This is an optimization exercise on Yosys and OpenROAD, whose aim is small area, a short achievable clock period and few clock cycles per item, not a production implementation.
Function was checked by simulation only, so behaviour that the tests miss may differ from the original.
Power figures rest on the tool's default switching activity, not on a simulated workload.

[constraint.sdc]
create_clock -name core_clock -period 15.5 [get_ports {clk}]
set_input_delay 3.1000 -clock core_clock [delete_from_list [all_inputs] [get_ports {clk}]]
set_output_delay 3.1000 -clock core_clock [all_outputs]
set_load 0.01 [all_outputs]
[run.sh]
#!/bin/bash
# synth_recipe.tcl (not shown) runs the flow's synth.tcl, then flattens the netlist and writes it again
# the make line also repeats each setting of config.mk as NAME=value (left out here)
make -C /OpenROAD-flow-scripts/flow DESIGN_CONFIG=/design/flow/config.mk WORK_HOME=/design/flow/orfs CLKGATE_MAP_FILE= SYNTH_SCRIPT=/design/flow/synth_recipe.tcl finish
[config.mk]
export PLATFORM = sky130hd
export DESIGN_NAME = openmips
export DESIGN_NICKNAME = openmips
export VERILOG_FILES = /design/flow/design.v
export SDC_FILE = /design/flow/constraint.sdc
export NUM_CORES = 8
export LEC_CHECK = 0
export CAP_MARGIN = 20
export CORE_MARGIN = 2
export CORE_UTILIZATION = 40
export SLEW_MARGIN = 20
[design.v]
module ctrl(
	input wire					rst,
	input wire					stallreq_from_id,					 
	input wire					stallreq_from_ex,					 
	output reg[5:0]				stall
);
	always @ (*)
	begin
		if (rst == 1'b1)
		begin
			stall <= 6'b00000;
		end
		else
		begin
			if (stallreq_from_id == 1'b1)
			begin
				stall <= 6'b00111;
			end
			else if (stallreq_from_ex == 1'b1)
			begin
				stall <= 6'b01111;
			end
			else
			begin
				stall <= 6'b00000;
			end
		end
	end
endmodule
module pc_reg(
	input wire					clk,
	input wire					rst,
	output reg[31:0]	pc,		 
	output reg					ce,		 
	input wire[5:0]				stall
);
	always @ (posedge clk)
	begin
		if (rst == 1'b1)
		begin
			ce <= 1'b0;			 
		end
		else
		begin
			ce <= 1'b1;			 
		end
	end
	always @ (posedge clk)
	begin
		if (ce == 1'b0)
		begin
			pc <= 32'h00000000;			 
		end
		else if (stall[0] == 1'b0)
		begin
			pc <= pc + 4'h4;			 
		end
		else
		begin
			pc <= pc;
		end
	end
endmodule
module if_id(
	input wire					clk,
	input wire					rst,
	input wire[31:0]	if_pc,
	input wire[31:0]		if_inst,
	output reg[31:0]	id_pc,
	output reg[31:0]		id_inst,
	input wire[5:0]				stall
);
	always @ (posedge clk)
	begin
		if (rst == 1'b1)
		begin
			id_pc <= 32'h00000000;
			id_inst <= 32'h00000000;
		end
		else if (stall[1] == 1'b0)
		begin
			id_pc <= if_pc;
			id_inst <= if_inst;
		end
		else if ((stall[1] == 1'b1) && (stall[2] == 1'b0))
		begin
			id_pc <= 32'h00000000;
			id_inst <= 32'h00000000;
		end
		else
		begin
			id_pc <= id_pc;
			id_inst <= id_inst;
		end
	end
endmodule
module id(
	input wire					rst,
	input wire[31:0]		inst_i,		 
	input wire[31:0]			reg1_data_i,		 
	input wire[31:0]			reg2_data_i,		 
	output reg					reg1_read_o,		 
	output reg					reg2_read_o,		 
	output reg[4:0]		reg1_addr_o,		 
	output reg[4:0]		reg2_addr_o,		 
	output reg[7:0]		aluop_o,			 
	output reg[2:0]		alusel_o,			 
	output reg[31:0]			reg1_o,				 
	output reg[31:0]			reg2_o,				 
	output reg[4:0]		wd_o,				 
	output reg					wreg_o,				 
	input wire[4:0]		ex_wd_i,
	input wire					ex_wreg_i,
	input wire[31:0]			ex_wdata_i,
	input wire[4:0]		mem_wd_i,
	input wire					mem_wreg_i,
	input wire[31:0]			mem_wdata_i,
	output wire					stallreq_from_id
);
	wire[5:0] op_code = inst_i[31:26];			 
	wire[4:0] rs_code = inst_i[25:21];			 
	wire[4:0] rt_code = inst_i[20:16];			 
	wire[4:0] rd_code = inst_i[15:11];			 
	wire[5:0] func_code = inst_i[5:0];			 
	wire[15:0] imm_code = inst_i[15:0];			 
	reg[31:0] imm;
	reg inst_valid;
	reg[31:0] reg1_mux_i;
	reg[31:0] reg2_mux_i;
	assign stallreq_from_id = 1'b0;
	always @ (*)
	begin
		if (rst == 1'b1)
		begin
			aluop_o = 8'b00000000;
			alusel_o = 3'b000;
			wd_o = 5'b00000;
			wreg_o = 1'b0;
			inst_valid = 1'b1;
			reg1_read_o = 1'b0;
			reg2_read_o = 1'b0;
			reg1_addr_o = 5'b00000;
			reg2_addr_o = 5'b00000;
			imm = 32'h00000000;
		end
		else
		begin
			reg1_addr_o = rs_code;
			reg2_addr_o = rt_code;
			case (op_code)
				6'b001101:
				begin
					wreg_o = 1'b1;
					aluop_o = 8'b00100101;
					alusel_o = 3'b001;
					reg1_read_o = 1'b1;
					reg2_read_o = 1'b0;
					imm = {16'h0, imm_code};
					wd_o = rt_code;
					inst_valid = 1'b0;				
				end
				6'b001100:
				begin
					wreg_o = 1'b1;
					aluop_o = 8'b00100100;
					alusel_o = 3'b001;
					reg1_read_o = 1'b1;
					reg2_read_o = 1'b0;
					imm = {16'h0, imm_code};
					wd_o = rt_code;
					inst_valid = 1'b0;
				end
				6'b001110:
				begin
					wreg_o = 1'b1;
					aluop_o = 8'b00100110;
					alusel_o = 3'b001;
					reg1_read_o = 1'b1;
					reg2_read_o = 1'b0;
					imm = {16'h0, imm_code};
					wd_o = rt_code;
					inst_valid = 1'b0;
				end
				6'b001111:
				begin
					wreg_o = 1'b1;
					aluop_o = 8'b01011100;
					alusel_o = 3'b001;
					reg1_read_o = 1'b1;					 
					reg2_read_o = 1'b0;
					imm = {16'h0, imm_code};
					wd_o = rt_code;
					inst_valid = 1'b0;
				end
				6'b110011:
				begin
					wreg_o = 1'b0;
					aluop_o = 8'b00000000;
					alusel_o = 3'b000;
					reg1_read_o = 1'b0;
					reg2_read_o = 1'b0;
					imm = {16'h0, imm_code};
					wd_o = rt_code;
					inst_valid = 1'b0;
				end
				6'b001000:
				begin
					wreg_o = 1'b1;
					aluop_o = 8'b01010101;
					alusel_o = 3'b100;
					reg1_read_o = 1'b1;
					reg2_read_o = 1'b0;
					imm = {{16{imm_code[15]}}, imm_code};		 
					wd_o = rt_code;
					inst_valid = 1'b0;
				end
				6'b001001:
				begin
					wreg_o = 1'b1;
					aluop_o = 8'b01010110;
					alusel_o = 3'b100;
					reg1_read_o = 1'b1;
					reg2_read_o = 1'b0;
					imm = {{16{imm_code[15]}}, imm_code};		 
					wd_o = rt_code;
					inst_valid = 1'b0;
				end
				6'b001010:
				begin
					wreg_o = 1'b1;
					aluop_o = 8'b00101010;
					alusel_o = 3'b100;
					reg1_read_o = 1'b1;
					reg2_read_o = 1'b0;
					imm = {{16{imm_code[15]}}, imm_code};		 
					wd_o = rt_code;
					inst_valid = 1'b0;
				end
				6'b001011:
				begin
					wreg_o = 1'b1;
					aluop_o = 8'b00101011;
					alusel_o = 3'b100;
					reg1_read_o = 1'b1;
					reg2_read_o = 1'b0;
					imm = {{16{imm_code[15]}}, imm_code};		 
					wd_o = rt_code;
					inst_valid = 1'b0;
				end
				6'b000000:
				begin
					case (func_code)
						6'b100100:
						begin
							wreg_o = 1'b1;
							aluop_o = 8'b00100100;
							alusel_o = 3'b001;
							reg1_read_o = 1'b1;
							reg2_read_o = 1'b1;
							imm = {16'b0, imm_code};
							wd_o = rd_code;
							inst_valid = 1'b0;
						end
						6'b100101:
						begin
							wreg_o = 1'b1;
							aluop_o = 8'b00100101;
							alusel_o = 3'b001;
							reg1_read_o = 1'b1;
							reg2_read_o = 1'b1;
							imm = {16'b0, imm_code};
							wd_o = rd_code;
							inst_valid = 1'b0;
						end
						6'b100110:
						begin
							wreg_o = 1'b1;
							aluop_o = 8'b00100110;
							alusel_o = 3'b001;
							reg1_read_o = 1'b1;
							reg2_read_o = 1'b1;
							imm = {16'b0, imm_code};
							wd_o = rd_code;
							inst_valid = 1'b0;
						end
						6'b100111:
						begin
							wreg_o = 1'b1;
							aluop_o = 8'b00100111;
							alusel_o = 3'b001;
							reg1_read_o = 1'b1;
							reg2_read_o = 1'b1;
							imm = {16'b0, imm_code};
							wd_o = rd_code;
							inst_valid = 1'b0;
						end
						6'b000100:
						begin
							wreg_o = 1'b1;
							aluop_o = 8'b00000100;
							alusel_o = 3'b010;
							reg1_read_o = 1'b1;
							reg2_read_o = 1'b1;
							imm = {16'b0, imm_code};
							wd_o = rd_code;
							inst_valid = 1'b0;
						end
						6'b000110:
						begin
							wreg_o = 1'b1;
							aluop_o = 8'b00000110;
							alusel_o = 3'b010;
							reg1_read_o = 1'b1;
							reg2_read_o = 1'b1;
							imm = {16'b0, imm_code};
							wd_o = rd_code;
							inst_valid = 1'b0;
						end
						6'b000111:
						begin
							wreg_o = 1'b1;
							aluop_o = 8'b00000111;
							alusel_o = 3'b010;
							reg1_read_o = 1'b1;
							reg2_read_o = 1'b1;
							imm = {16'b0, imm_code};
							wd_o = rd_code;
							inst_valid = 1'b0;
						end
						6'b000000:
						begin
							wreg_o = 1'b1;
							aluop_o = 8'b01111100;
							alusel_o = 3'b010;
							reg1_read_o = 1'b0;
							reg2_read_o = 1'b1;
							imm = {16'b0, imm_code};
							wd_o = rd_code;
							inst_valid = 1'b0;
						end
						6'b000010:
						begin
							wreg_o = 1'b1;
							aluop_o = 8'b00000010;
							alusel_o = 3'b010;
							reg1_read_o = 1'b0;
							reg2_read_o = 1'b1;
							imm = {16'b0, imm_code};
							wd_o = rd_code;
							inst_valid = 1'b0;
						end
						6'b000011:
						begin
							wreg_o = 1'b1;
							aluop_o = 8'b00000011;
							alusel_o = 3'b010;
							reg1_read_o = 1'b0;
							reg2_read_o = 1'b1;
							imm = {16'b0, imm_code};
							wd_o = rd_code;
							inst_valid = 1'b0;
						end
						6'b001111:
						begin
							wreg_o = 1'b0;
							aluop_o = 8'b00000000;
							alusel_o = 3'b000;
							reg1_read_o = 1'b0;
							reg2_read_o = 1'b1;					 
							imm = {16'b0, imm_code};
							wd_o = rd_code;
							inst_valid = 1'b0;
						end
						6'b001011:
						begin
							if (reg2_o == 32'h00000000)
							begin
								wreg_o = 1'b0;
							end
							else
							begin
								wreg_o = 1'b1;
							end
							aluop_o = 8'b00001010;
							alusel_o = 3'b011;
							reg1_read_o = 1'b1;
							reg2_read_o = 1'b1;
							imm = {16'b0, imm_code};
							wd_o = rd_code;
							inst_valid = 1'b0;
						end
						6'b001010:
						begin
							if (reg2_o == 32'h00000000)
							begin
								wreg_o = 1'b1;
							end
							else
							begin
								wreg_o = 1'b0;
							end
							aluop_o = 8'b00001010;
							alusel_o = 3'b011;
							reg1_read_o = 1'b1;
							reg2_read_o = 1'b1;
							imm = {16'b0, imm_code};
							wd_o = rd_code;
							inst_valid = 1'b0;
						end
						6'b010000:
						begin
							wreg_o = 1'b1;
							aluop_o = 8'b00010000;
							alusel_o = 3'b011;
							reg1_read_o = 1'b0;
							reg2_read_o = 1'b0;
							imm = {16'b0, imm_code};
							wd_o = rd_code;
							inst_valid = 1'b0;
						end
						6'b010010:
						begin
							wreg_o = 1'b1;
							aluop_o = 8'b00010010;
							alusel_o = 3'b011;
							reg1_read_o = 1'b0;
							reg2_read_o = 1'b0;
							imm = {16'b0, imm_code};
							wd_o = rd_code;
							inst_valid = 1'b0;
						end
						6'b010001:
						begin
							wreg_o = 1'b0;
							aluop_o = 8'b00010001;
							alusel_o = 3'b000;
							reg1_read_o = 1'b1;
							reg2_read_o = 1'b0;
							imm = {16'b0, imm_code};
							wd_o = rd_code;
							inst_valid = 1'b0;
						end
						6'b010011:
						begin
							wreg_o = 1'b0;
							aluop_o = 8'b00010011;
							alusel_o = 3'b000;
							reg1_read_o = 1'b1;
							reg2_read_o = 1'b0;
							imm = {16'b0, imm_code};
							wd_o = rd_code;
							inst_valid = 1'b0;
						end
						6'b100000:
						begin
							wreg_o = 1'b1;
							aluop_o = 8'b00100000;
							alusel_o = 3'b100;
							reg1_read_o = 1'b1;
							reg2_read_o = 1'b1;
							imm = {16'b0, imm_code};
							wd_o = rd_code;
							inst_valid = 1'b0;
						end
						6'b100001:
						begin
							wreg_o = 1'b1;
							aluop_o = 8'b00100001;
							alusel_o = 3'b100;
							reg1_read_o = 1'b1;
							reg2_read_o = 1'b1;
							imm = {16'b0, imm_code};
							wd_o = rd_code;
							inst_valid = 1'b0;
						end
						6'b100010:
						begin
							wreg_o = 1'b1;
							aluop_o = 8'b00100010;
							alusel_o = 3'b100;
							reg1_read_o = 1'b1;
							reg2_read_o = 1'b1;
							imm = {16'b0, imm_code};
							wd_o = rd_code;
							inst_valid = 1'b0;
						end
						6'b100011:
						begin
							wreg_o = 1'b1;
							aluop_o = 8'b00100011;
							alusel_o = 3'b100;
							reg1_read_o = 1'b1;
							reg2_read_o = 1'b1;
							imm = {16'b0, imm_code};
							wd_o = rd_code;
							inst_valid = 1'b0;
						end
						6'b101010:
						begin
							wreg_o = 1'b1;
							aluop_o = 8'b00101010;
							alusel_o = 3'b100;
							reg1_read_o = 1'b1;
							reg2_read_o = 1'b1;
							imm = {16'b0, imm_code};
							wd_o = rd_code;
							inst_valid = 1'b0;
						end
						6'b101011:
						begin
							wreg_o = 1'b1;
							aluop_o = 8'b00101011;
							alusel_o = 3'b100;
							reg1_read_o = 1'b1;
							reg2_read_o = 1'b1;
							imm = {16'b0, imm_code};
							wd_o = rd_code;
							inst_valid = 1'b0;
						end
						6'b011000:
						begin
							wreg_o = 1'b0;
							aluop_o = 8'b00011000;
							alusel_o = 3'b000;
							reg1_read_o = 1'b1;
							reg2_read_o = 1'b1;
							imm = {16'b0, imm_code};
							wd_o = rd_code;
							inst_valid = 1'b0;
						end
						6'b011001:
						begin
							wreg_o = 1'b0;
							aluop_o = 8'b00011001;
							alusel_o = 3'b000;
							reg1_read_o = 1'b1;
							reg2_read_o = 1'b1;
							imm = {16'b0, imm_code};
							wd_o = rd_code;
							inst_valid = 1'b0;
						end
						6'b011010:
						begin
							wreg_o = 1'b0;
							aluop_o = 8'b00011010;
							alusel_o = 3'b000;
							reg1_read_o = 1'b1;
							reg2_read_o = 1'b1;
							imm = {16'b0, imm_code};
							wd_o = rd_code;
							inst_valid = 1'b0;
						end
						6'b011011:
						begin
							wreg_o = 1'b0;
							aluop_o = 8'b00011011;
							alusel_o = 3'b000;
							reg1_read_o = 1'b1;
							reg2_read_o = 1'b1;
							imm = {16'b0, imm_code};
							wd_o = rd_code;
							inst_valid = 1'b0;
						end
						default:
						begin
							wreg_o = 1'b0;
							aluop_o = 8'b00100111;
							alusel_o = 3'b000;
							reg1_read_o = 1'b0;
							reg2_read_o = 1'b0;
							imm = 32'h00000000;
							wd_o = 5'b00000;
							inst_valid = 1'b1;
						end
					endcase  
				end
				6'b011100:
				begin
					case (func_code)
						6'b000010:
						begin
							wreg_o = 1'b1;
							aluop_o = 8'b10101001;
							alusel_o = 3'b100;
							reg1_read_o = 1'b1;
							reg2_read_o = 1'b1;
							imm = {16'b0, imm_code};
							wd_o = rd_code;
							inst_valid = 1'b0;
						end
						6'b100000:
						begin
							wreg_o = 1'b1;
							aluop_o = 8'b10110000;
							alusel_o = 3'b100;
							reg1_read_o = 1'b1;
							reg2_read_o = 1'b1;
							imm = {16'b0, imm_code};
							wd_o = rd_code;
							inst_valid = 1'b0;
						end
						6'b100001:
						begin
							wreg_o = 1'b1;
							aluop_o = 8'b10110001;
							alusel_o = 3'b100;
							reg1_read_o = 1'b1;
							reg2_read_o = 1'b1;
							imm = {16'b0, imm_code};
							wd_o = rd_code;
							inst_valid = 1'b0;
						end
						6'b000000:
						begin
							wreg_o = 1'b0;
							aluop_o = 8'b10100110;
							alusel_o = 3'b100;
							reg1_read_o = 1'b1;
							reg2_read_o = 1'b1;
							imm = {16'b0, imm_code};
							wd_o = rd_code;
							inst_valid = 1'b0;
						end
						6'b000001:
						begin
							wreg_o = 1'b0;
							aluop_o = 8'b10101000;
							alusel_o = 3'b100;
							reg1_read_o = 1'b1;
							reg2_read_o = 1'b1;
							imm = {16'b0, imm_code};
							wd_o = rd_code;
							inst_valid = 1'b0;
						end
						6'b000100:
						begin
							wreg_o = 1'b0;
							aluop_o = 8'b10101010;
							alusel_o = 3'b100;
							reg1_read_o = 1'b1;
							reg2_read_o = 1'b1;
							imm = {16'b0, imm_code};
							wd_o = rd_code;
							inst_valid = 1'b0;
						end
						6'b000101:
						begin
							wreg_o = 1'b0;
							aluop_o = 8'b10101011;
							alusel_o = 3'b100;
							reg1_read_o = 1'b1;
							reg2_read_o = 1'b1;
							imm = {16'b0, imm_code};
							wd_o = rd_code;
							inst_valid = 1'b0;
						end
						default:
						begin
							wreg_o = 1'b0;
							aluop_o = 8'b00000000;
							alusel_o = 3'b000;
							reg1_read_o = 1'b0;
							reg2_read_o = 1'b0;
							imm = 32'h00000000;
							wd_o = 5'b00000;
							inst_valid = 1'b1;
						end
					endcase
				end
				default:
				begin
					wreg_o = 1'b0;
					aluop_o = 8'b00000000;
					alusel_o = 3'b000;
					reg1_read_o = 1'b0;
					reg2_read_o = 1'b0;
					imm = 32'h00000000;
					wd_o = 5'b00000;
					inst_valid = 1'b1;
				end
			endcase  
		end
	end
	always @ (*)
	begin
		if (rst == 1'b1)
		begin
			reg1_mux_i = 32'h00000000;
		end
		else if ((ex_wreg_i == 1'b1)&&(ex_wd_i != 5'b00000)&&(reg1_addr_o == ex_wd_i))						 
		begin
			reg1_mux_i = ex_wdata_i;
		end
		else if ((mem_wreg_i == 1'b1)&&(mem_wd_i != 5'b00000)&&(reg1_addr_o == mem_wd_i))					 
		begin
			reg1_mux_i = mem_wdata_i;
		end
		else
		begin
			reg1_mux_i = reg1_data_i;
		end
	end
	always @ (*)
	begin
		if (rst == 1'b1)
		begin
			reg1_o = 32'h00000000;
		end
		else if (reg1_read_o == 1'b1)
		begin
			reg1_o = reg1_mux_i;
		end
		else if (reg1_read_o == 1'b0)
		begin
			reg1_o = imm;
		end
		else
		begin
			reg1_o = 32'h00000000;
		end
	end
	always @ (*)
	begin
		if (rst == 1'b1)
		begin
			reg2_mux_i = 32'h00000000;
		end
		else if ((ex_wreg_i == 1'b1)&&(ex_wd_i != 5'b00000)&&(reg2_addr_o == ex_wd_i))						 
		begin
			reg2_mux_i = ex_wdata_i;
		end
		else if ((mem_wreg_i == 1'b1)&&(mem_wd_i != 5'b00000)&&(reg2_addr_o == mem_wd_i))					 
		begin
			reg2_mux_i = mem_wdata_i;
		end
		else
		begin
			reg2_mux_i = reg2_data_i;
		end
	end
	always @ (*)
	begin
		if (rst == 1'b1)
		begin
			reg2_o = 32'h00000000;
		end
		else if (reg2_read_o == 1'b1)
		begin
			reg2_o = reg2_mux_i;
		end
		else if (reg2_read_o == 1'b0)
		begin
			reg2_o = imm;
		end
		else
		begin
			reg2_o = 32'h00000000;
		end
	end
endmodule
module regfile(
	input wire					clk,
	input wire					rst,
	input wire					we,
	input wire[4:0]		waddr,		 
	input wire[31:0]			wdata,		 
	input wire					re1,
	input wire[4:0]		raddr1,
	output reg[31:0]			rdata1,
	input wire					re2,
	input wire[4:0]		raddr2,
	output reg[31:0]			rdata2
);
	reg[31:0]				regs[32-1 : 0];
	always @ (posedge clk)
	begin
		if (rst == 1'b0)
		begin
			if ((we == 1'b1) && (waddr != 5'h0))		 
			begin
				regs[waddr] <= wdata;
			end
		end
	end
	always @ (*)
	begin
		if (rst == 1'b1)
		begin
			rdata1 = 32'h00000000;
		end
		else if (raddr1 == 5'h0)		 
		begin
			rdata1 = 32'h00000000;
		end
		else if ((raddr1 == waddr) && (we == 1'b1) && (re1 == 1'b1))		 
		begin
			rdata1 = wdata;
		end
		else
		begin
			rdata1 = regs[raddr1];
		end
	end
	always @ (*)
	begin
		if (rst == 1'b1)
		begin
			rdata2 = 32'h00000000;
		end
		else if (raddr2 == 5'h0)
		begin
			rdata2 = 32'h00000000;
		end
		else if ((raddr2 == waddr) && (we == 1'b1) && (re2 == 1'b1))
		begin
			rdata2 = wdata;
		end
		else
		begin
			rdata2 = regs[raddr2];
		end
	end
endmodule
module id_ex(
	input wire					clk,
	input wire					rst,
	input wire[7:0]		id_aluop,
	input wire[2:0]		id_alusel,
	input wire[31:0]			id_reg1,
	input wire[31:0]			id_reg2,
	input wire[4:0]		id_wd,
	input wire					id_wreg,
	output reg[7:0]		ex_aluop,
	output reg[2:0]		ex_alusel,
	output reg[31:0]			ex_reg1,
	output reg[31:0]			ex_reg2,
	output reg[4:0]		ex_wd,
	output reg					ex_wreg,
	input wire[5:0]				stall
);
	always @ (posedge clk)
	begin
		if (rst == 1'b1)
		begin
			ex_aluop <= 8'b00000000;
			ex_alusel <= 3'b000;
			ex_reg1 <= 32'h00000000;
			ex_reg2 <= 32'h00000000;
			ex_wd <= 5'b00000;
			ex_wreg <= 1'b0;
		end
		else if (stall[2] == 1'b0)
		begin
			ex_aluop <= id_aluop;
			ex_alusel <= id_alusel;
			ex_reg1 <= id_reg1;
			ex_reg2 <= id_reg2;
			ex_wd <= id_wd;
			ex_wreg <= id_wreg;
		end
		else if ((stall[2] == 1'b1) && (stall[3] == 1'b0))
		begin
			ex_aluop <= 8'b00000000;
			ex_alusel <= 3'b000;
			ex_reg1 <= 32'h00000000;
			ex_reg2 <= 32'h00000000;
			ex_wd <= 5'b00000;
			ex_wreg <= 1'b0;
		end
		else
		begin
			ex_aluop <= ex_aluop;
			ex_alusel <= ex_alusel;
			ex_reg1 <= ex_reg1;
			ex_reg2 <= ex_reg2;
			ex_wd <= ex_wd;
			ex_wreg <= ex_wreg;
		end
	end
endmodule
module ex(
	input wire					rst,
	input wire[7:0]		aluop_i,
	input wire[2:0]		alusel_i,
	input wire[31:0]			reg1_i,
	input wire[31:0]			reg2_i,
	input wire[4:0]		wd_i,
	input wire					wreg_i,
	input wire[31:0]			hi_i,
	input wire[31:0]			lo_i,
	input wire					mem_whilo_i,
	input wire[31:0]			mem_hi_i,
	input wire[31:0]			mem_lo_i,
	input wire					wb_whilo_i,
	input wire[31:0]			wb_hi_i,
	input wire[31:0]			wb_lo_i,
	input wire[1:0]				madd_msub_cnt_i,
	input wire[63:0]	madd_msub_mul_i,
	input wire[31:0]			div_quo_i,
	input wire[31:0]			div_rem_i,
	input wire[5:0]					div_shift_cnt_i,
	output reg[4:0]		wd_o,
	output reg					wreg_o,
	output reg[31:0]			wdata_o,
	output reg					whilo_o,
	output reg[31:0]			hi_o,
	output reg[31:0]			lo_o,
	output reg					stallreq_from_ex,
	output reg[1:0]				madd_msub_cnt_o,
	output reg[63:0]	madd_msub_mul_o,
	output reg[31:0]			div_quo_o,
	output reg[31:0]			div_rem_o,
	output reg[5:0]					div_shift_cnt_o
);
	reg[31:0]				logicout;
	reg[31:0]				shiftres;
	reg[31:0]				moveres;
	reg[31:0]				hi_mux_i;
	reg[31:0]				lo_mux_i;
	reg[31:0]				mathres;
	wire[31:0]				reg2_mux_i;					 
	wire[31:0]				reg1_add_reg2;
	wire						overflow_add;				 
	wire						reg1_lt_reg2;				 
	wire[31:0]				reg1_mux_i;					 
	wire[5:0]					zero_counter;				 
	wire[31:0]				reg1_mul_i;					 
	wire[31:0]				reg2_mul_i;					 
	wire[63:0]			reg1_mul_reg2;				 
	wire[63:0]			mulres;						 
	reg						madd_msub_stallreq;				 
	reg[63:0]		madd_msub_res;					 
	reg						div_stallreq;					 
	wire[31:0]			div_dividend;					 
	wire[31:0]			div_divisor;					 
	wire[31:0]			div_quotient;					 
	wire[31:0]			div_remainder;					 
	wire					div_illegal;					 
	wire[5:0]				div_shift_cnt;					 
	wire[63:0]		divres;							 
	always @ (*)
	begin
		if (rst == 1'b1)
		begin
			logicout <= 32'h00000000;
		end
		else
		begin
			case (aluop_i)
				8'b00100101:
				begin
					logicout = reg1_i | reg2_i;
				end
				8'b00100100:
				begin
					logicout = reg1_i & reg2_i;
				end
				8'b00100110:
				begin
					logicout = reg1_i ^ reg2_i;
				end
				8'b00100111:
				begin
					logicout = ~(reg1_i | reg2_i);
				end
				8'b01011100:
				begin
					logicout = {reg2_i, 16'b0};
				end
				default:
				begin
					logicout = 32'h00000000;
				end
			endcase  
		end
	end
	always @ (*)
	begin
		if (rst == 1'b1)
		begin
			shiftres = 32'h00000000;
		end
		else
		begin
			case (aluop_i)
				8'b00000100:
				begin
					shiftres = reg2_i << reg1_i[4:0];
				end
				8'b00000110:
				begin
					shiftres = reg2_i >> reg1_i[4:0];
				end
				8'b00000111:
				begin
					shiftres = (reg2_i >> reg1_i[4:0]) | ({{31{reg2_i[31]}}, 1'b0} << ~reg1_i[4:0]);
				end
				8'b01111100:
				begin
					shiftres = reg2_i << reg1_i[10:6];													 
				end
				8'b00000010:
				begin
					shiftres = reg2_i >> reg1_i[10:6];													 
				end
				8'b00000011:
				begin
					shiftres = (reg2_i >> reg1_i[10:6]) | ({{31{reg2_i[31]}}, 1'b0} << ~reg1_i[10:6]);	 
				end
				default:
				begin
					shiftres = 32'h00000000;
				end
			endcase  
		end
	end
	always @ (*)
	begin
		if (rst == 1'b1)
		begin
			hi_mux_i = 32'h00000000;
			lo_mux_i = 32'h00000000;
		end
		else
		begin
			if (mem_whilo_i == 1'b1)
			begin
				hi_mux_i = mem_hi_i;
				lo_mux_i = mem_lo_i;
			end
			else if (wb_whilo_i == 1'b1)
			begin
				hi_mux_i = wb_hi_i;
				lo_mux_i = wb_lo_i;
			end
			else
			begin
				hi_mux_i = hi_i;
				lo_mux_i = lo_i;
			end
		end
	end
	always @ (*)
	begin
		if (rst == 1'b1)
		begin
			moveres = 32'h00000000;
		end
		else
		begin
			case (aluop_i)
				8'b00001010:
				begin
					moveres = reg1_i;
				end
				8'b00010000:
				begin
					moveres = hi_mux_i;
				end
				8'b00010010:
				begin
					moveres = lo_mux_i;
				end
				default:
				begin
					moveres = 32'h00000000;
				end
			endcase  
		end
	end
	assign reg2_mux_i = ((aluop_i == 8'b00100010) ||
						(aluop_i == 8'b00100011) ||
						(aluop_i == 8'b00101010)) ?
						(~reg2_i)+1 : reg2_i;
	assign reg1_add_reg2 = reg1_i + reg2_mux_i;
	assign overflow_add = (reg1_i[31] == ((aluop_i == 8'b00100010) ? !reg2_i[31] : reg2_i[31])) &&
							(reg1_add_reg2[31] != reg1_i[31]);
	assign reg1_lt_reg2 = (aluop_i == 8'b00101010) ?
							(reg1_i[31] && !reg2_i[31]) ||
							(reg1_i[31] && reg2_i[31] && reg1_add_reg2[31]) ||
							(!reg1_i[31] && !reg2_i[31] && reg1_add_reg2[31]) :
							(reg1_i < reg2_i);
	assign reg1_mux_i = (aluop_i == 8'b10110001) ? ~reg1_i : reg1_i;
	assign zero_counter = reg1_mux_i[31] ? 0 :
							reg1_mux_i[30] ? 1 :
							reg1_mux_i[29] ? 2 :
							reg1_mux_i[28] ? 3 :
							reg1_mux_i[27] ? 4 :
							reg1_mux_i[26] ? 5 :
							reg1_mux_i[25] ? 6 :
							reg1_mux_i[24] ? 7 :
							reg1_mux_i[23] ? 8 :
							reg1_mux_i[22] ? 9 :
							reg1_mux_i[21] ? 10 :
							reg1_mux_i[20] ? 11 :
							reg1_mux_i[19] ? 12 :
							reg1_mux_i[18] ? 13 :
							reg1_mux_i[17] ? 14 :
							reg1_mux_i[16] ? 15 :
							reg1_mux_i[15] ? 16 :
							reg1_mux_i[14] ? 17 :
							reg1_mux_i[13] ? 18 :
							reg1_mux_i[12] ? 19 :
							reg1_mux_i[11] ? 20 :
							reg1_mux_i[10] ? 21 :
							reg1_mux_i[9] ? 22 :
							reg1_mux_i[8] ? 23 :
							reg1_mux_i[7] ? 24 :
							reg1_mux_i[6] ? 25 :
							reg1_mux_i[5] ? 26 :
							reg1_mux_i[4] ? 27 :
							reg1_mux_i[3] ? 28 :
							reg1_mux_i[2] ? 29 :
							reg1_mux_i[1] ? 30 :
							reg1_mux_i[0] ? 31 : 32;
	assign reg1_mul_i = (((aluop_i == 8'b10101001) ||
							(aluop_i == 8'b00011000) ||
							(aluop_i == 8'b10100110) ||
							(aluop_i == 8'b10101010)) &&
							(reg1_i[31] == 1'b1)) ?
							(~reg1_i + 1) : reg1_i;
	assign reg2_mul_i = (((aluop_i == 8'b10101001) ||
							(aluop_i == 8'b00011000) ||
							(aluop_i == 8'b10100110) ||
							(aluop_i == 8'b10101010)) &&
							(reg2_i[31] == 1'b1)) ?
							(~reg2_i + 1) : reg2_i;
	assign reg1_mul_reg2 = reg1_mul_i * reg2_mul_i;
	assign mulres = (((aluop_i == 8'b10101001) ||
					(aluop_i == 8'b00011000) ||
					(aluop_i == 8'b10100110) ||
					(aluop_i == 8'b10101010)) &&
					(reg1_i[31]^reg2_i[31] == 1'b1) ) ?
					(~reg1_mul_reg2 + 1) : reg1_mul_reg2;
	always @ (*)
	begin
		if (rst == 1'b1)
		begin
			mathres = 32'h00000000;
		end
		else
		begin
			case (aluop_i)
				8'b00100000, 8'b01010101, 8'b00100001, 8'b01010110, 8'b00100010, 8'b00100011:
				begin
					mathres = reg1_add_reg2;
				end
				8'b00101010, 8'b00101011:
				begin
					mathres = {31'b0, reg1_lt_reg2};
				end
				8'b10110000, 8'b10110001:
				begin
					mathres = {26'b0, zero_counter};
				end
				8'b10101001:
				begin
					mathres = mulres[31:0];
				end
				default:
				begin
					mathres = 32'h00000000;
				end
			endcase  
		end
	end
	always @ (*)
	begin
		if (rst == 1'b1)
		begin
			madd_msub_cnt_o = 2'b00;
			madd_msub_stallreq = 1'b0;
			madd_msub_mul_o = {32'h00000000, 32'h00000000};
			madd_msub_res = {32'h00000000, 32'h00000000};
		end
		else
		begin
			case (aluop_i)
				8'b10100110, 8'b10101000:
				begin
					if (madd_msub_cnt_i == 2'b00)
					begin
						madd_msub_cnt_o = 2'b01;
						madd_msub_stallreq = 1'b1;
						madd_msub_mul_o = mulres;
						madd_msub_res = {32'h00000000, 32'h00000000};
					end
					else if (madd_msub_cnt_i == 2'b01)
					begin
						madd_msub_cnt_o = 2'b00;
						madd_msub_stallreq = 1'b0;
						madd_msub_mul_o = {32'h00000000, 32'h00000000};
						madd_msub_res = madd_msub_mul_i + {hi_mux_i, lo_mux_i};
					end
					else
					begin
						madd_msub_cnt_o = 2'b00;
						madd_msub_stallreq = 1'b0;
						madd_msub_mul_o = {32'h00000000, 32'h00000000};
						madd_msub_res = {32'h00000000, 32'h00000000};
					end
				end
				8'b10101010, 8'b10101011:
				begin
					if (madd_msub_cnt_i == 2'b00)
					begin
						madd_msub_cnt_o = 2'b01;
						madd_msub_stallreq = 1'b1;
						madd_msub_mul_o = ~mulres + 1;
						madd_msub_res = {32'h00000000, 32'h00000000};
					end
					else if (madd_msub_cnt_i == 2'b01)
					begin
						madd_msub_cnt_o = 2'b00;
						madd_msub_stallreq = 1'b0;
						madd_msub_mul_o = {32'h00000000, 32'h00000000};
						madd_msub_res = madd_msub_mul_i + {hi_mux_i, lo_mux_i};
					end
					else
					begin
						madd_msub_cnt_o = 2'b00;
						madd_msub_stallreq = 1'b0;
						madd_msub_mul_o = {32'h00000000, 32'h00000000};
						madd_msub_res = {32'h00000000, 32'h00000000};
					end
				end
				default:
				begin
					madd_msub_cnt_o = 2'b00;
					madd_msub_stallreq = 1'b0;
					madd_msub_mul_o = {32'h00000000, 32'h00000000};
					madd_msub_res = {32'h00000000, 32'h00000000};
				end
			endcase  
		end
	end
	assign div_illegal = (|reg1_i == 1'b0) ? 1'b1 : 1'b0;
	assign div_dividend = ((aluop_i == 8'b00011010) && (reg1_i[31] == 1'b1)) ? (~reg1_i + 1) : reg1_i;
	assign div_divisor = ((aluop_i == 8'b00011010) && (reg2_i[31] == 1'b1)) ? (~reg2_i + 1) : reg2_i;
	assign div_shift_cnt = div_divisor[31] ? 0 :
							div_divisor[30] ? 1 :
							div_divisor[29] ? 2 :
							div_divisor[28] ? 3 :
							div_divisor[27] ? 4 :
							div_divisor[26] ? 5 :
							div_divisor[25] ? 6 :
							div_divisor[24] ? 7 :
							div_divisor[23] ? 8 :
							div_divisor[22] ? 9 :
							div_divisor[21] ? 10 :
							div_divisor[20] ? 11 :
							div_divisor[19] ? 12 :
							div_divisor[18] ? 13 :
							div_divisor[17] ? 14 :
							div_divisor[16] ? 15 :
							div_divisor[15] ? 16 :
							div_divisor[14] ? 17 :
							div_divisor[13] ? 18 :
							div_divisor[12] ? 19 :
							div_divisor[11] ? 20 :
							div_divisor[10] ? 21 :
							div_divisor[9] ? 22 :
							div_divisor[8] ? 23 :
							div_divisor[7] ? 24 :
							div_divisor[6] ? 25 :
							div_divisor[5] ? 26 :
							div_divisor[4] ? 27 :
							div_divisor[3] ? 28 :
							div_divisor[2] ? 29 :
							div_divisor[1] ? 30 :
							div_divisor[0] ? 31 : 32;
	assign div_quotient = ((aluop_i == 8'b00011010) && (reg1_i[31] ^ reg2_i[31] == 1'b1)) ? (~div_quo_o + 1) : div_quo_o;
	assign div_remainder = ((aluop_i == 8'b00011010) && (reg1_i[31] == 1'b1)) ? (~div_rem_o + 1) : div_rem_o;
	assign divres = (div_shift_cnt_o == 6'b11_1111) ? {div_remainder, div_quotient} : {32'h00000000, 32'h00000000};
	always @ (*)
	begin
		if (rst == 1'b1)
		begin
			div_stallreq = 1'b0;
			div_shift_cnt_o = 6'b11_1111;
			div_quo_o = 32'h00000000;
			div_rem_o = 32'h00000000;
		end
		else if ((aluop_i == 8'b00011010) || (aluop_i == 8'b00011011))
		begin
			if (div_shift_cnt_i == 6'b11_1111)
			begin
				div_stallreq = 1'b1;
				div_shift_cnt_o = div_shift_cnt;
				div_quo_o = 32'h00000000;
				div_rem_o = div_dividend;
			end
			else 
			begin
				if (div_shift_cnt_i == 6'b00_0000)
				begin
					div_stallreq = 1'b0;
					div_shift_cnt_o = 6'b11_1111;
				end
				else
				begin
					div_stallreq = 1'b1;
					div_shift_cnt_o = div_shift_cnt_i + 6'b11_1111;
				end
				if (div_rem_i < (div_divisor << div_shift_cnt_i))
				begin
					div_quo_o = div_quo_i;
					div_rem_o = div_rem_i;
				end
				else
				begin
					div_quo_o = div_quo_i + (1 << div_shift_cnt_i);
					div_rem_o = div_rem_i + (~(div_divisor << div_shift_cnt_i)) + 1;
				end
			end
		end
		else
		begin
			div_stallreq = 1'b0;
			div_shift_cnt_o = 6'b11_1111;
			div_quo_o = 32'h00000000;
			div_rem_o = 32'h00000000;
		end
	end
	always @ (*)
	begin
		if (rst == 1'b1)
		begin
			stallreq_from_ex = 1'b0;
		end
		else
		begin
			stallreq_from_ex = madd_msub_stallreq | div_stallreq;
		end
	end
	always @ (*)
	begin
		wd_o = wd_i;		 
		if (((aluop_i == 8'b00100000) || (aluop_i == 8'b01010101) || (aluop_i == 8'b00100010)) && (overflow_add == 1'b1))
		begin
			wreg_o = 1'b0;
		end
		else
		begin
			wreg_o = wreg_i;
		end
	end
	always @ (*)
	begin
		case (alusel_i)
			3'b001:
			begin
				wdata_o = logicout;
			end
			3'b010:
			begin
				wdata_o = shiftres;
			end
			3'b011:
			begin
				wdata_o = moveres;
			end
			3'b100:
			begin
				wdata_o = mathres;
			end
			3'b000:
			begin
			  wdata_o = 32'h00000000;
			end
			default:
			begin
				wdata_o = 32'h00000000;
			end
		endcase  
	end
	always @ (*)
	begin
		if (rst == 1'b1)
		begin
			whilo_o = 1'b0;
			hi_o = 32'h00000000;
			lo_o = 32'h00000000;
		end
		else
		begin
			case (aluop_i)
				8'b00010001:
				begin
					whilo_o = 1'b1;
					hi_o = reg1_i;
					lo_o = lo_mux_i;
				end
				8'b00010011:
				begin
					whilo_o = 1'b1;
					hi_o = hi_mux_i;
					lo_o = reg1_i;
				end
				8'b00011000, 8'b00011001:
				begin
					whilo_o = 1'b1;
					{hi_o, lo_o} = mulres;
				end
				8'b10100110, 8'b10101000, 8'b10101010, 8'b10101011:
				begin
					whilo_o = 1'b1;
					{hi_o, lo_o} = madd_msub_res;
				end
				8'b00011010, 8'b00011011:
				begin
					whilo_o = 1'b1;
					{hi_o, lo_o} = divres;
				end
				default:
				begin
					whilo_o = 1'b0;
					hi_o = 32'h00000000;
					lo_o = 32'h00000000;
				end
			endcase  
		end
	end
endmodule
module ex_mem(
	input wire					clk,
	input wire					rst,
	input wire[4:0]		ex_wd,
	input wire					ex_wreg,
	input wire[31:0]			ex_wdata,
	input wire					ex_whilo,
	input wire[31:0]			ex_hi,
	input wire[31:0]			ex_lo,
	input wire[1:0]				ex_madd_msub_cnt,
	input wire[63:0]	ex_madd_msub_mul,
	input wire[31:0]			ex_div_quo_o,
	input wire[31:0]			ex_div_rem_o,
	input wire[5:0]				ex_div_shift_cnt_o,
	output reg[1:0]				madd_msub_cnt,
	output reg[63:0]	madd_msub_mul,
	output reg[31:0]			ex_div_quo_i,
	output reg[31:0]			ex_div_rem_i,
	output reg[5:0]				ex_div_shift_cnt_i,
	output reg[4:0]		mem_wd,
	output reg					mem_wreg,
	output reg[31:0]			mem_wdata,
	output reg					mem_whilo,
	output reg[31:0]			mem_hi,
	output reg[31:0]			mem_lo,
	input wire[5:0]				stall
);
	always @ (posedge clk)
	begin
		if (rst == 1'b1)
		begin
			mem_wd <= 5'b00000;
			mem_wreg <= 1'b0;
			mem_wdata <= 32'h00000000;
			mem_whilo <= 1'b0;
			mem_hi <= 32'h00000000;
			mem_lo <= 32'h00000000;
			madd_msub_cnt <= 2'b00;
			madd_msub_mul <= {32'h00000000, 32'h00000000};
			ex_div_shift_cnt_i <= 6'b11_1111;
			ex_div_quo_i <= 32'h00000000;
			ex_div_rem_i <= 32'h00000000;
		end
		else if (stall[3] == 1'b0)
		begin
			mem_wd <= ex_wd;
			mem_wreg <= ex_wreg;
			mem_wdata <= ex_wdata;
			mem_whilo <= ex_whilo;
			mem_hi <= ex_hi;
			mem_lo <= ex_lo;
			madd_msub_cnt <= 2'b00;
			madd_msub_mul <= {32'h00000000, 32'h00000000};
			ex_div_shift_cnt_i <= 6'b11_1111;
			ex_div_quo_i <= 32'h00000000;
			ex_div_rem_i <= 32'h00000000;
		end
		else if ((stall[3] == 1'b1) && (stall[4] == 1'b0))
		begin
			mem_wd <= 5'b00000;
			mem_wreg <= 1'b0;
			mem_wdata <= 32'h00000000;
			mem_whilo <= 1'b0;
			mem_hi <= 32'h00000000;
			mem_lo <= 32'h00000000;
			madd_msub_cnt <= ex_madd_msub_cnt;
			madd_msub_mul <= ex_madd_msub_mul;
			ex_div_shift_cnt_i <= ex_div_shift_cnt_o;
			ex_div_quo_i <= ex_div_quo_o;
			ex_div_rem_i <= ex_div_rem_o;
		end
		else
		begin
			mem_wd <= mem_wd;
			mem_wreg <= mem_wreg;
			mem_wdata <= mem_wdata;
			mem_whilo <= mem_whilo;
			mem_hi <= mem_hi;
			mem_lo <= mem_lo;
			madd_msub_cnt <= ex_madd_msub_cnt;
			madd_msub_mul <= ex_madd_msub_mul;
			ex_div_shift_cnt_i <= ex_div_shift_cnt_o;
			ex_div_quo_i <= ex_div_quo_o;
			ex_div_rem_i <= ex_div_rem_o;
		end
	end
endmodule
module mem(
	input wire					rst,
	input wire[4:0]		wd_i,
	input wire					wreg_i,
	input wire[31:0]			wdata_i,
	input wire					whilo_i,
	input wire[31:0]			hi_i,
	input wire[31:0]			lo_i,
	output reg[4:0]		wd_o,
	output reg					wreg_o,
	output reg[31:0]			wdata_o,
	output reg					whilo_o,
	output reg[31:0]			hi_o,
	output reg[31:0]			lo_o
);
	always @ (*)
	begin
		if (rst == 1'b1)
		begin
			wd_o = 5'b00000;
			wreg_o = 1'b0;
			wdata_o = 32'h00000000;
			whilo_o = 1'b0;
			hi_o = 32'h00000000;
			lo_o = 32'h00000000;
		end
		else
		begin
			wd_o = wd_i;
			wreg_o = wreg_i;
			wdata_o = wdata_i;
			whilo_o = whilo_i;
			hi_o = hi_i;
			lo_o = lo_i;
		end
	end
endmodule
module mem_wb(
	input wire					clk,
	input wire					rst,
	input wire[4:0]		mem_wd,
	input wire					mem_wreg,
	input wire[31:0]			mem_wdata,
	input wire					mem_whilo,
	input wire[31:0]			mem_hi,
	input wire[31:0]			mem_lo,
	output reg[4:0]		wb_wd,
	output reg					wb_wreg,
	output reg[31:0]			wb_wdata,
	output reg					wb_whilo,
	output reg[31:0]			wb_hi,
	output reg[31:0]			wb_lo,
	input wire[5:0]				stall
);
	always @ (posedge clk)
	begin
		if (rst == 1'b1)
		begin
			wb_wd <= 5'b00000;
			wb_wreg <= 1'b0;
			wb_wdata <= 32'h00000000;
			wb_whilo <= 1'b0;
			wb_hi <= 32'h00000000;
			wb_lo <= 32'h00000000;
		end
		else if (stall[4] == 1'b0)
		begin
			wb_wd <= mem_wd;
			wb_wreg <= mem_wreg;
			wb_wdata <= mem_wdata;
			wb_whilo <= mem_whilo;
			wb_hi <= mem_hi;
			wb_lo <= mem_lo;
		end
		else if ((stall[4] == 1'b1) && (stall[5] == 1'b0))
		begin
			wb_wd <= 5'b00000;
			wb_wreg <= 1'b0;
			wb_wdata <= 32'h00000000;
			wb_whilo <= 1'b0;
			wb_hi <= 32'h00000000;
			wb_lo <= 32'h00000000;
		end
		else
		begin
			wb_wd <= wb_wd;
			wb_wreg <= wb_wreg;
			wb_wdata <= wb_wdata;
			wb_whilo <= wb_whilo;
			wb_hi <= wb_hi;
			wb_lo <= wb_lo;
		end
	end
endmodule
module hilo_reg(
	input wire					clk,
	input wire					rst,
	input wire					we,
	input wire[31:0]			hi_i,
	input wire[31:0]			lo_i,
	output reg[31:0]			hi_o,
	output reg[31:0]			lo_o
);
	always @ (posedge clk)
	begin
		if (rst == 1'b1)
		begin
			hi_o <= 32'h00000000;
			lo_o <= 32'h00000000;
		end
		else if (we == 1'b1)
		begin
			hi_o <= hi_i;
			lo_o <= lo_i;
		end
		else
		begin
			hi_o <= hi_o;
			lo_o <= lo_o;
		end
	end
endmodule
module openmips(
	input wire					clk,
	input wire					rst,
	input wire[31:0]			rom_data_i,
	output wire[31:0]		rom_addr_o,
	output wire					rom_ce_o,
	output wire					gpr_we_o,
	output wire[4:0]	gpr_waddr_o,
	output wire[31:0]		gpr_wdata_o,
	output wire					hilo_we_o,
	output wire[31:0]		hilo_hi_o,
	output wire[31:0]		hilo_lo_o
);
	wire[31:0]			pc;
	wire[31:0]			id_pc_i;
	wire[31:0]				id_inst_i;
	wire[7:0]				id_aluop_o;
	wire[2:0]			id_alusel_o;
	wire[31:0]				id_reg1_o;
	wire[31:0]				id_reg2_o;
	wire						id_wreg_o;
	wire[4:0]			id_wd_o;
	wire[7:0]				ex_aluop_i;
	wire[2:0]			ex_alusel_i;
	wire[31:0]				ex_reg1_i;
	wire[31:0]				ex_reg2_i;
	wire						ex_wreg_i;
	wire[4:0]			ex_wd_i;
	wire 						ex_wreg_o;
	wire[4:0]			ex_wd_o;
	wire[31:0]				ex_wdata_o;
	wire						ex_whilo_o;
	wire[31:0]				ex_hi_o;
	wire[31:0]				ex_lo_o;
	wire[1:0]					ex_madd_msub_cnt_i;
	wire[63:0]			ex_madd_msub_mul_i;
	wire[1:0]					ex_madd_msub_cnt_o;
	wire[63:0]			ex_madd_msub_mul_o;
	wire[5:0]					ex_div_shift_cnt_i;
	wire[31:0]				ex_div_quo_i;
	wire[31:0]				ex_div_rem_i;
	wire[5:0]					ex_div_shift_cnt_o;
	wire[31:0]				ex_div_quo_o;
	wire[31:0]				ex_div_rem_o;
	wire						mem_wreg_i;
	wire[4:0]			mem_wd_i;
	wire[31:0]				mem_wdata_i;
	wire						mem_whilo_i;
	wire[31:0]				mem_hi_i;
	wire[31:0]				mem_lo_i;
	wire						mem_wreg_o;
	wire[4:0]			mem_wd_o;
	wire[31:0]				mem_wdata_o;
	wire						mem_whilo_o;
	wire[31:0]				mem_hi_o;
	wire[31:0]				mem_lo_o;
	wire						wb_wreg_i;
	wire[4:0]			wb_wd_i;
	wire[31:0]				wb_wdata_i;
	wire						wb_whilo;
	wire[31:0]				wb_hi;
	wire[31:0]				wb_lo;
	wire						reg1_read;
	wire						reg2_read;
	wire[31:0]				reg1_data;
	wire[31:0]				reg2_data;
	wire[4:0]			reg1_addr;
	wire[4:0]			reg2_addr;
	wire[31:0]				hi_reg_o;
	wire[31:0]				lo_reg_o;
	wire[5:0]					stall;
	wire						stallreq_from_id;
	wire						stallreq_from_ex;
	ctrl ctrl0(
		.rst(rst),							 
		.stallreq_from_id(stallreq_from_id), 
		.stallreq_from_ex(stallreq_from_ex), 
		.stall(stall)						 
	);
	pc_reg pc_reg0(
		.clk(clk),							 
		.rst(rst),							 
		.stall(stall),						 
		.pc(pc),							 
		.ce(rom_ce_o)						 
	);
	assign rom_addr_o = pc;
	if_id if_id0(
		.clk(clk),							 
		.rst(rst),							 
		.if_pc(pc),							 
		.if_inst(rom_data_i),				 
		.stall(stall),						 
		.id_pc(id_pc_i),					 
		.id_inst(id_inst_i)					 
	);
	id id0(
		.rst(rst),							 
		.inst_i(id_inst_i),					 
		.reg1_data_i(reg1_data),			 
		.reg2_data_i(reg2_data),			 
		.stallreq_from_id(stallreq_from_id), 
		.reg1_read_o(reg1_read),			 
		.reg2_read_o(reg2_read),			 
		.reg1_addr_o(reg1_addr),			 
		.reg2_addr_o(reg2_addr),			 
		.aluop_o(id_aluop_o),				 
		.alusel_o(id_alusel_o),				 
		.reg1_o(id_reg1_o),					 
		.reg2_o(id_reg2_o),					 
		.wd_o(id_wd_o),						 
		.wreg_o(id_wreg_o),					 
		.ex_wd_i(ex_wd_o),					 
		.ex_wreg_i(ex_wreg_o),				 
		.ex_wdata_i(ex_wdata_o),			 
		.mem_wd_i(mem_wd_o),				 
		.mem_wreg_i(mem_wreg_o),			 
		.mem_wdata_i(mem_wdata_o)			 
	);
	regfile	regfile0(
		.clk(clk),							 
		.rst(rst),							 
		.we(wb_wreg_i),						 
		.waddr(wb_wd_i),					 
		.wdata(wb_wdata_i),					 
		.re1(reg1_read),					 
		.raddr1(reg1_addr),					 
		.rdata1(reg1_data),					 
		.re2(reg2_read),					 
		.raddr2(reg2_addr),					 
		.rdata2(reg2_data)					 
	);
	id_ex id_ex0(
		.clk(clk),							 
		.rst(rst),							 
		.id_aluop(id_aluop_o),				 
		.id_alusel(id_alusel_o),			 
		.id_reg1(id_reg1_o),				 
		.id_reg2(id_reg2_o),				 
		.id_wd(id_wd_o),					 
		.id_wreg(id_wreg_o),				 
		.stall(stall),						 
		.ex_aluop(ex_aluop_i),				 
		.ex_alusel(ex_alusel_i),			 
		.ex_reg1(ex_reg1_i),				 
		.ex_reg2(ex_reg2_i),				 
		.ex_wd(ex_wd_i),					 
		.ex_wreg(ex_wreg_i)					 
	);
	ex ex0(
		.rst(rst),							 
		.aluop_i(ex_aluop_i),				 
		.alusel_i(ex_alusel_i),				 
		.reg1_i(ex_reg1_i),					 
		.reg2_i(ex_reg2_i),					 
		.wd_i(ex_wd_i),						 
		.wreg_i(ex_wreg_i),					 
		.hi_i(hi_reg_o),					 
		.lo_i(lo_reg_o),					 
		.mem_whilo_i(mem_whilo_o),			 
		.mem_hi_i(mem_hi_o),				 
		.mem_lo_i(mem_lo_o),				 
		.wb_whilo_i(wb_whilo),				 
		.wb_hi_i(wb_hi),					 
		.wb_lo_i(wb_lo),					 
		.madd_msub_cnt_i(ex_madd_msub_cnt_i), 
		.madd_msub_mul_i(ex_madd_msub_mul_i), 
		.div_shift_cnt_i(ex_div_shift_cnt_i), 
		.div_quo_i(ex_div_quo_i),			 
		.div_rem_i(ex_div_rem_i),			 
		.stallreq_from_ex(stallreq_from_ex), 
		.wd_o(ex_wd_o),						 
		.wreg_o(ex_wreg_o),					 
		.wdata_o(ex_wdata_o),				 
		.whilo_o(ex_whilo_o),				 
		.hi_o(ex_hi_o),						 
		.lo_o(ex_lo_o),						 
		.madd_msub_cnt_o(ex_madd_msub_cnt_o), 
		.madd_msub_mul_o(ex_madd_msub_mul_o), 
		.div_shift_cnt_o(ex_div_shift_cnt_o), 
		.div_quo_o(ex_div_quo_o),			 
		.div_rem_o(ex_div_rem_o)			 
	);
	ex_mem ex_mem0(
		.clk(clk),							 
		.rst(rst),							 
		.ex_wd(ex_wd_o),					 
		.ex_wreg(ex_wreg_o),				 
		.ex_wdata(ex_wdata_o),				 
		.ex_whilo(ex_whilo_o),				 
		.ex_hi(ex_hi_o),					 
		.ex_lo(ex_lo_o),					 
		.ex_madd_msub_cnt(ex_madd_msub_cnt_o), 
		.ex_madd_msub_mul(ex_madd_msub_mul_o), 
		.ex_div_shift_cnt_o(ex_div_shift_cnt_o), 
		.ex_div_quo_o(ex_div_quo_o),		 
		.ex_div_rem_o(ex_div_rem_o),		 
		.stall(stall),						 
		.mem_wd(mem_wd_i),					 
		.mem_wreg(mem_wreg_i),				 
		.mem_wdata(mem_wdata_i),			 
		.mem_whilo(mem_whilo_i),			 
		.mem_hi(mem_hi_i),					 
		.mem_lo(mem_lo_i),					 
		.madd_msub_cnt(ex_madd_msub_cnt_i), 
		.madd_msub_mul(ex_madd_msub_mul_i), 
		.ex_div_shift_cnt_i(ex_div_shift_cnt_i), 
		.ex_div_quo_i(ex_div_quo_i),		 
		.ex_div_rem_i(ex_div_rem_i)			 
	);
	mem mem0(
		.rst(rst),							 
		.wd_i(mem_wd_i),					 
		.wreg_i(mem_wreg_i),				 
		.wdata_i(mem_wdata_i),				 
		.whilo_i(mem_whilo_i),				 
		.hi_i(mem_hi_i),					 
		.lo_i(mem_lo_i),					 
		.wd_o(mem_wd_o),					 
		.wreg_o(mem_wreg_o),				 
		.wdata_o(mem_wdata_o),				 
		.whilo_o(mem_whilo_o),				 
		.hi_o(mem_hi_o),					 
		.lo_o(mem_lo_o)						 
	);
	mem_wb mem_wb0(
		.clk(clk),							 
		.rst(rst),							 
		.mem_wd(mem_wd_o),					 
		.mem_wreg(mem_wreg_o),				 
		.mem_wdata(mem_wdata_o),			 
		.mem_whilo(mem_whilo_o),			 
		.mem_hi(mem_hi_o),					 
		.mem_lo(mem_lo_o),					 
		.stall(stall),						 
		.wb_wd(wb_wd_i),					 
		.wb_wreg(wb_wreg_i),				 
		.wb_wdata(wb_wdata_i),				 
		.wb_whilo(wb_whilo),				 
		.wb_hi(wb_hi),						 
		.wb_lo(wb_lo)						 
	);
	assign gpr_we_o = (rst == 1'b0) && (wb_wreg_i == 1'b1) && (wb_wd_i != 5'b00000);
	assign gpr_waddr_o = wb_wd_i;
	assign gpr_wdata_o = wb_wdata_i;
	assign hilo_we_o = (rst == 1'b0) && (wb_whilo == 1'b1);
	assign hilo_hi_o = wb_hi;
	assign hilo_lo_o = wb_lo;
	hilo_reg hilo_reg0(
		.clk(clk),							 
		.rst(rst),							 
		.we(wb_whilo),						 
		.hi_i(wb_hi),						 
		.lo_i(wb_lo),						 
		.hi_o(hi_reg_o),					 
		.lo_o(lo_reg_o)						 
	);
endmodule
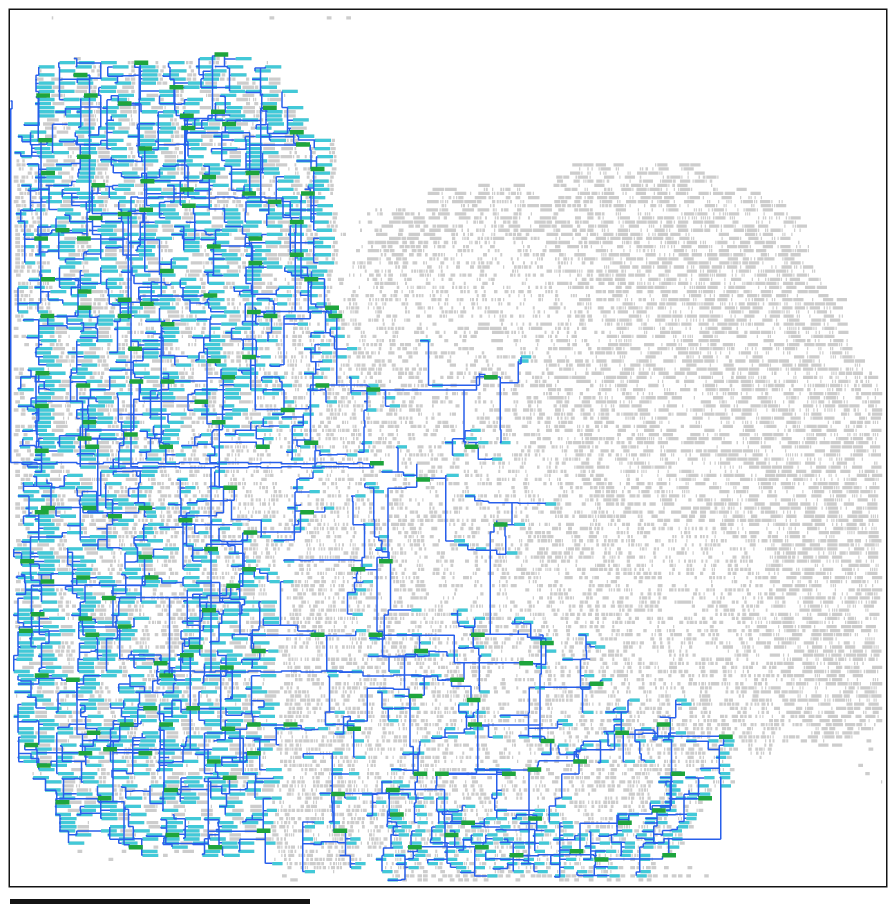
clock_map.png
Scale bar: 200 um.
- flip-flops: cyan (count 1573)
- cells driving clock nets: green (count 176)
- clock wires: blue (length 21.8 mm)
- routed clock nets: 177
Clk pwr share: 41.7%
Clock Skews: 0.0896 ns

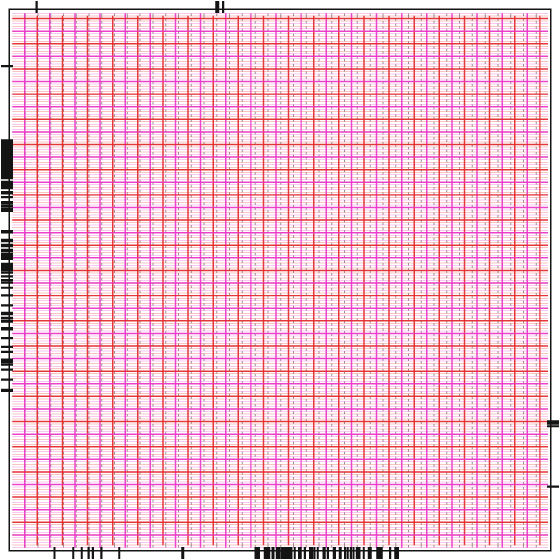
pdn.png
Pins as bars on the die edge. Tap cells in gray.
- VDD: red
- VSS: magenta
- met4 straps: 42
- tap cells: 4387
- met1 rails: 213
- rows: 212
- met5 straps: 42

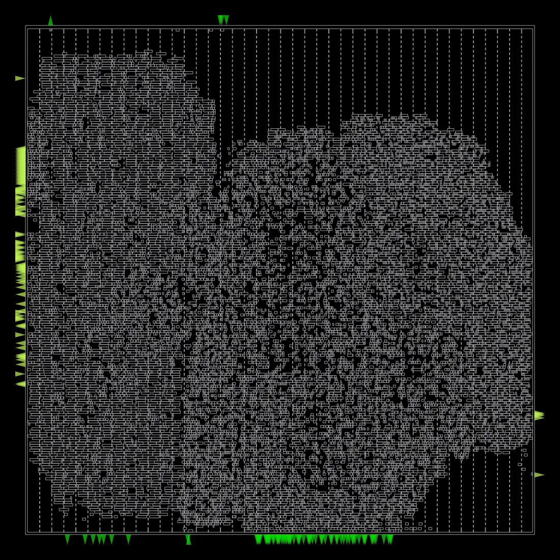
final_placement.png
non-filler cells, final: 18300
Seq Cell Count: 1573
Fillers: 31800
core area: 0.334 mm2

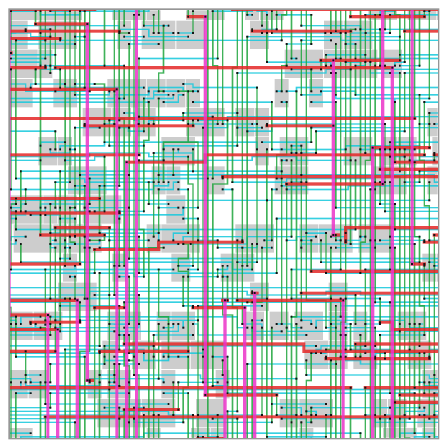
zoom.png
Region (272, 388) to (312, 428) um. Cells in gray, sequential cells in the stronger gray; small squares are vias.
- met1: cyan
- met2: green
- met3: red
- met4: magenta
- sequential cells in the window: 0
- most frequent: nand2_1 (20), a21oi_1 (10), mux2i_1 (9)
- cells with their middle in the window: 101

==> qor.yml <==
run_status:
  status: "finished clean"
global_routing:
  globalRoute.busiestLayer: "met2"
  grt_pass1_wl_mm: 841
  antenna_found_initial: 39
  met3_usage_pct: 9.89
  met2_usage_pct: 51.4
finish:
  final_core_util_pct: 44.6
  seq_area_mm2: 0.0418
  nonClkBufAreaFrac_pct: 3.90
  clkCellAreaFrac_pct: 3.83
  inverters_excl_clock: 1072
  reg.largest.list: "regfile0.regs: 1024 flops, ex_mem0.madd_msub_mul: 64 flops"
  drive_gt1_share_pct: 12.2
routing:
  wl_per_cell_um: 32.7
worst_hold_path:
  worstHoldPathCells: 2
  min_to: "mem_wb0.wb_lo[14]$_SDFF_PP0_"
cts:
  cts_tree: "built"
  holdBufCountCts: 0
  clkSinkCount: 1573
  cts_buffers: 176
  clkLatencyLatePin_ns: 0.91
  postCtsSetupBuffers: 0
  htreeDepth: 4
timing:
  tightest_slew_ns: 1.33
  setup_ws_ns: 0.892
  max_freq_ghz: 0.0685
  layout_min_cycle_time_ns: 14.61
  hold_viol_final: 0
power:
  pwr-share-seq_pct: 43.5
  ir_worst_vdd_v: 0.0000970
  p_sw_w: 0.00289
  maxPowerGroup: "sequential cells"
  pwr-share-comb_pct: 14.8
worst_setup_path:
  worst_ep_required_time_ns: 16.23
  max_stage_delay_ns: 0.93
  crit_fanout: 18
  crit_type: "reg -> reg"
  critPathLaunchType: "register"
  cpMostUsedCell: "fa_1"
  critPathSlowestCell: "xnor2_2"
yosys:
  yosysSeqAreaShare_pct: 31.1
  ys_ff_latch: 1573
flow_run:
  cap_violations: 0
## stage by stage
step | hold WS, ns | power [W] | cell area, um2
2_1_floorplan | 0.410 | 0.00541 | 134000
3_3_place_gp | 0.413 | 0.00599 | 143000
3_5_place_dp | 0.419 | 0.00598 | 143000
4_1_cts | 0.394 | 0.0102 | 149000
5_1_grt | 0.429 | 0.0105 | 149000
6_report | 0.393 | 0.0102 | 149000
## cells in the mapped netlist (all sizes together), types with 125 or more instances
cell type	instances	area share, %
a22oi	145	0.81
o21ai	544	2.0
clkbuf	818	2.3
nor2b	224	1.0
and2	125	0.58
inv	1057	3.0
buf	173	0.53
fa	900	13
a31oi	197	0.92
a211oi	337	1.9
nand3	220	0.82
edfxtp	1024	23
xnor2	491	3.2
nor2	1216	3.4
mux2i	365	2.7
dfxtp	549	8.2
xor2	131	0.86
nand2b	130	0.61
a21oi	713	2.7
mux4	487	8.2
nand2	1631	4.6
ha	529	4.9
nor3	183	0.69
## tightest hold or removal path, cell delays in order, from the launching register on
cell and delay (ns):
dfxtp_1 0.30, inv_1 0.06, nor2_1 0.04
## kinds of logic (layout without fill, tap and decap cells)
family          after synthesis  after routing  share of synthesized area [%]
compound gates             2947           2947                           14.6
xor+xnor                    622            622                           4.06
fa+ha+maj                  1429           1429                           18.4
buf+inv                    2063           2087                           5.82
flops                      1573           1573                           31.1
mux                         950            950                           11.7
other cells                   1             60                        0.00279
simple gates               4240           4240                           14.4
## metal layers
layer | part of all wire (%) | up-vias | wire length [um]
li1 | - | 49200 | -
met4 | 8.1 | 22 | 48500
met5 | 0.054 | - | 324
met3 | 12 | 2013 | 69600
met1 | 37 | 58800 | 222000
met2 | 43 | 7771 | 258000
## worst max path at each step
stage | depth (start not counted) | to
3_5_place_dp | 42 | ex_mem0.madd_msub_mul[61]$_SDFF_PP0_
6_report | 42 | ex_mem0.madd_msub_mul[61]$_SDFF_PP0_
3_3_place_gp | 41 | ex_mem0.madd_msub_mul[61]$_SDFF_PP0_
5_1_grt | 42 | ex_mem0.madd_msub_mul[61]$_SDFF_PP0_
4_1_cts | 42 | ex_mem0.madd_msub_mul[61]$_SDFF_PP0_
2_1_floorplan | 45 | ex_mem0.madd_msub_mul[61]$_SDFF_PP0_

==> port drivers added, routing unchanged <==
Ports are ideal in the flow. The routed layout listed here was re-timed in OpenROAD. Step 1: set_driving_cell puts a clkbuf_16 on clk and a buf_2 on each other input, an assumption about the parent block. Step 2 adds t to the input delays and takes it off the output delays; t is the mean of the earliest and latest rising clock arrival at the registers after step 1. Input paths then give back, and output paths get back, about the clock's delay inside the block. Slacks: no drivers / after step 1 / after step 2; pairs: no drivers / after step 1.
shift t [ns]: 0.967
setup WS [ns]: 0.892 / 0.892 / 0.892
slew at the worst register clock pin (ns): 0.07 / 0.07
After both steps this run still meets setup and hold. The setup slack of this run moves by 0.000 ns with the drivers and by 0.000 ns with both steps.
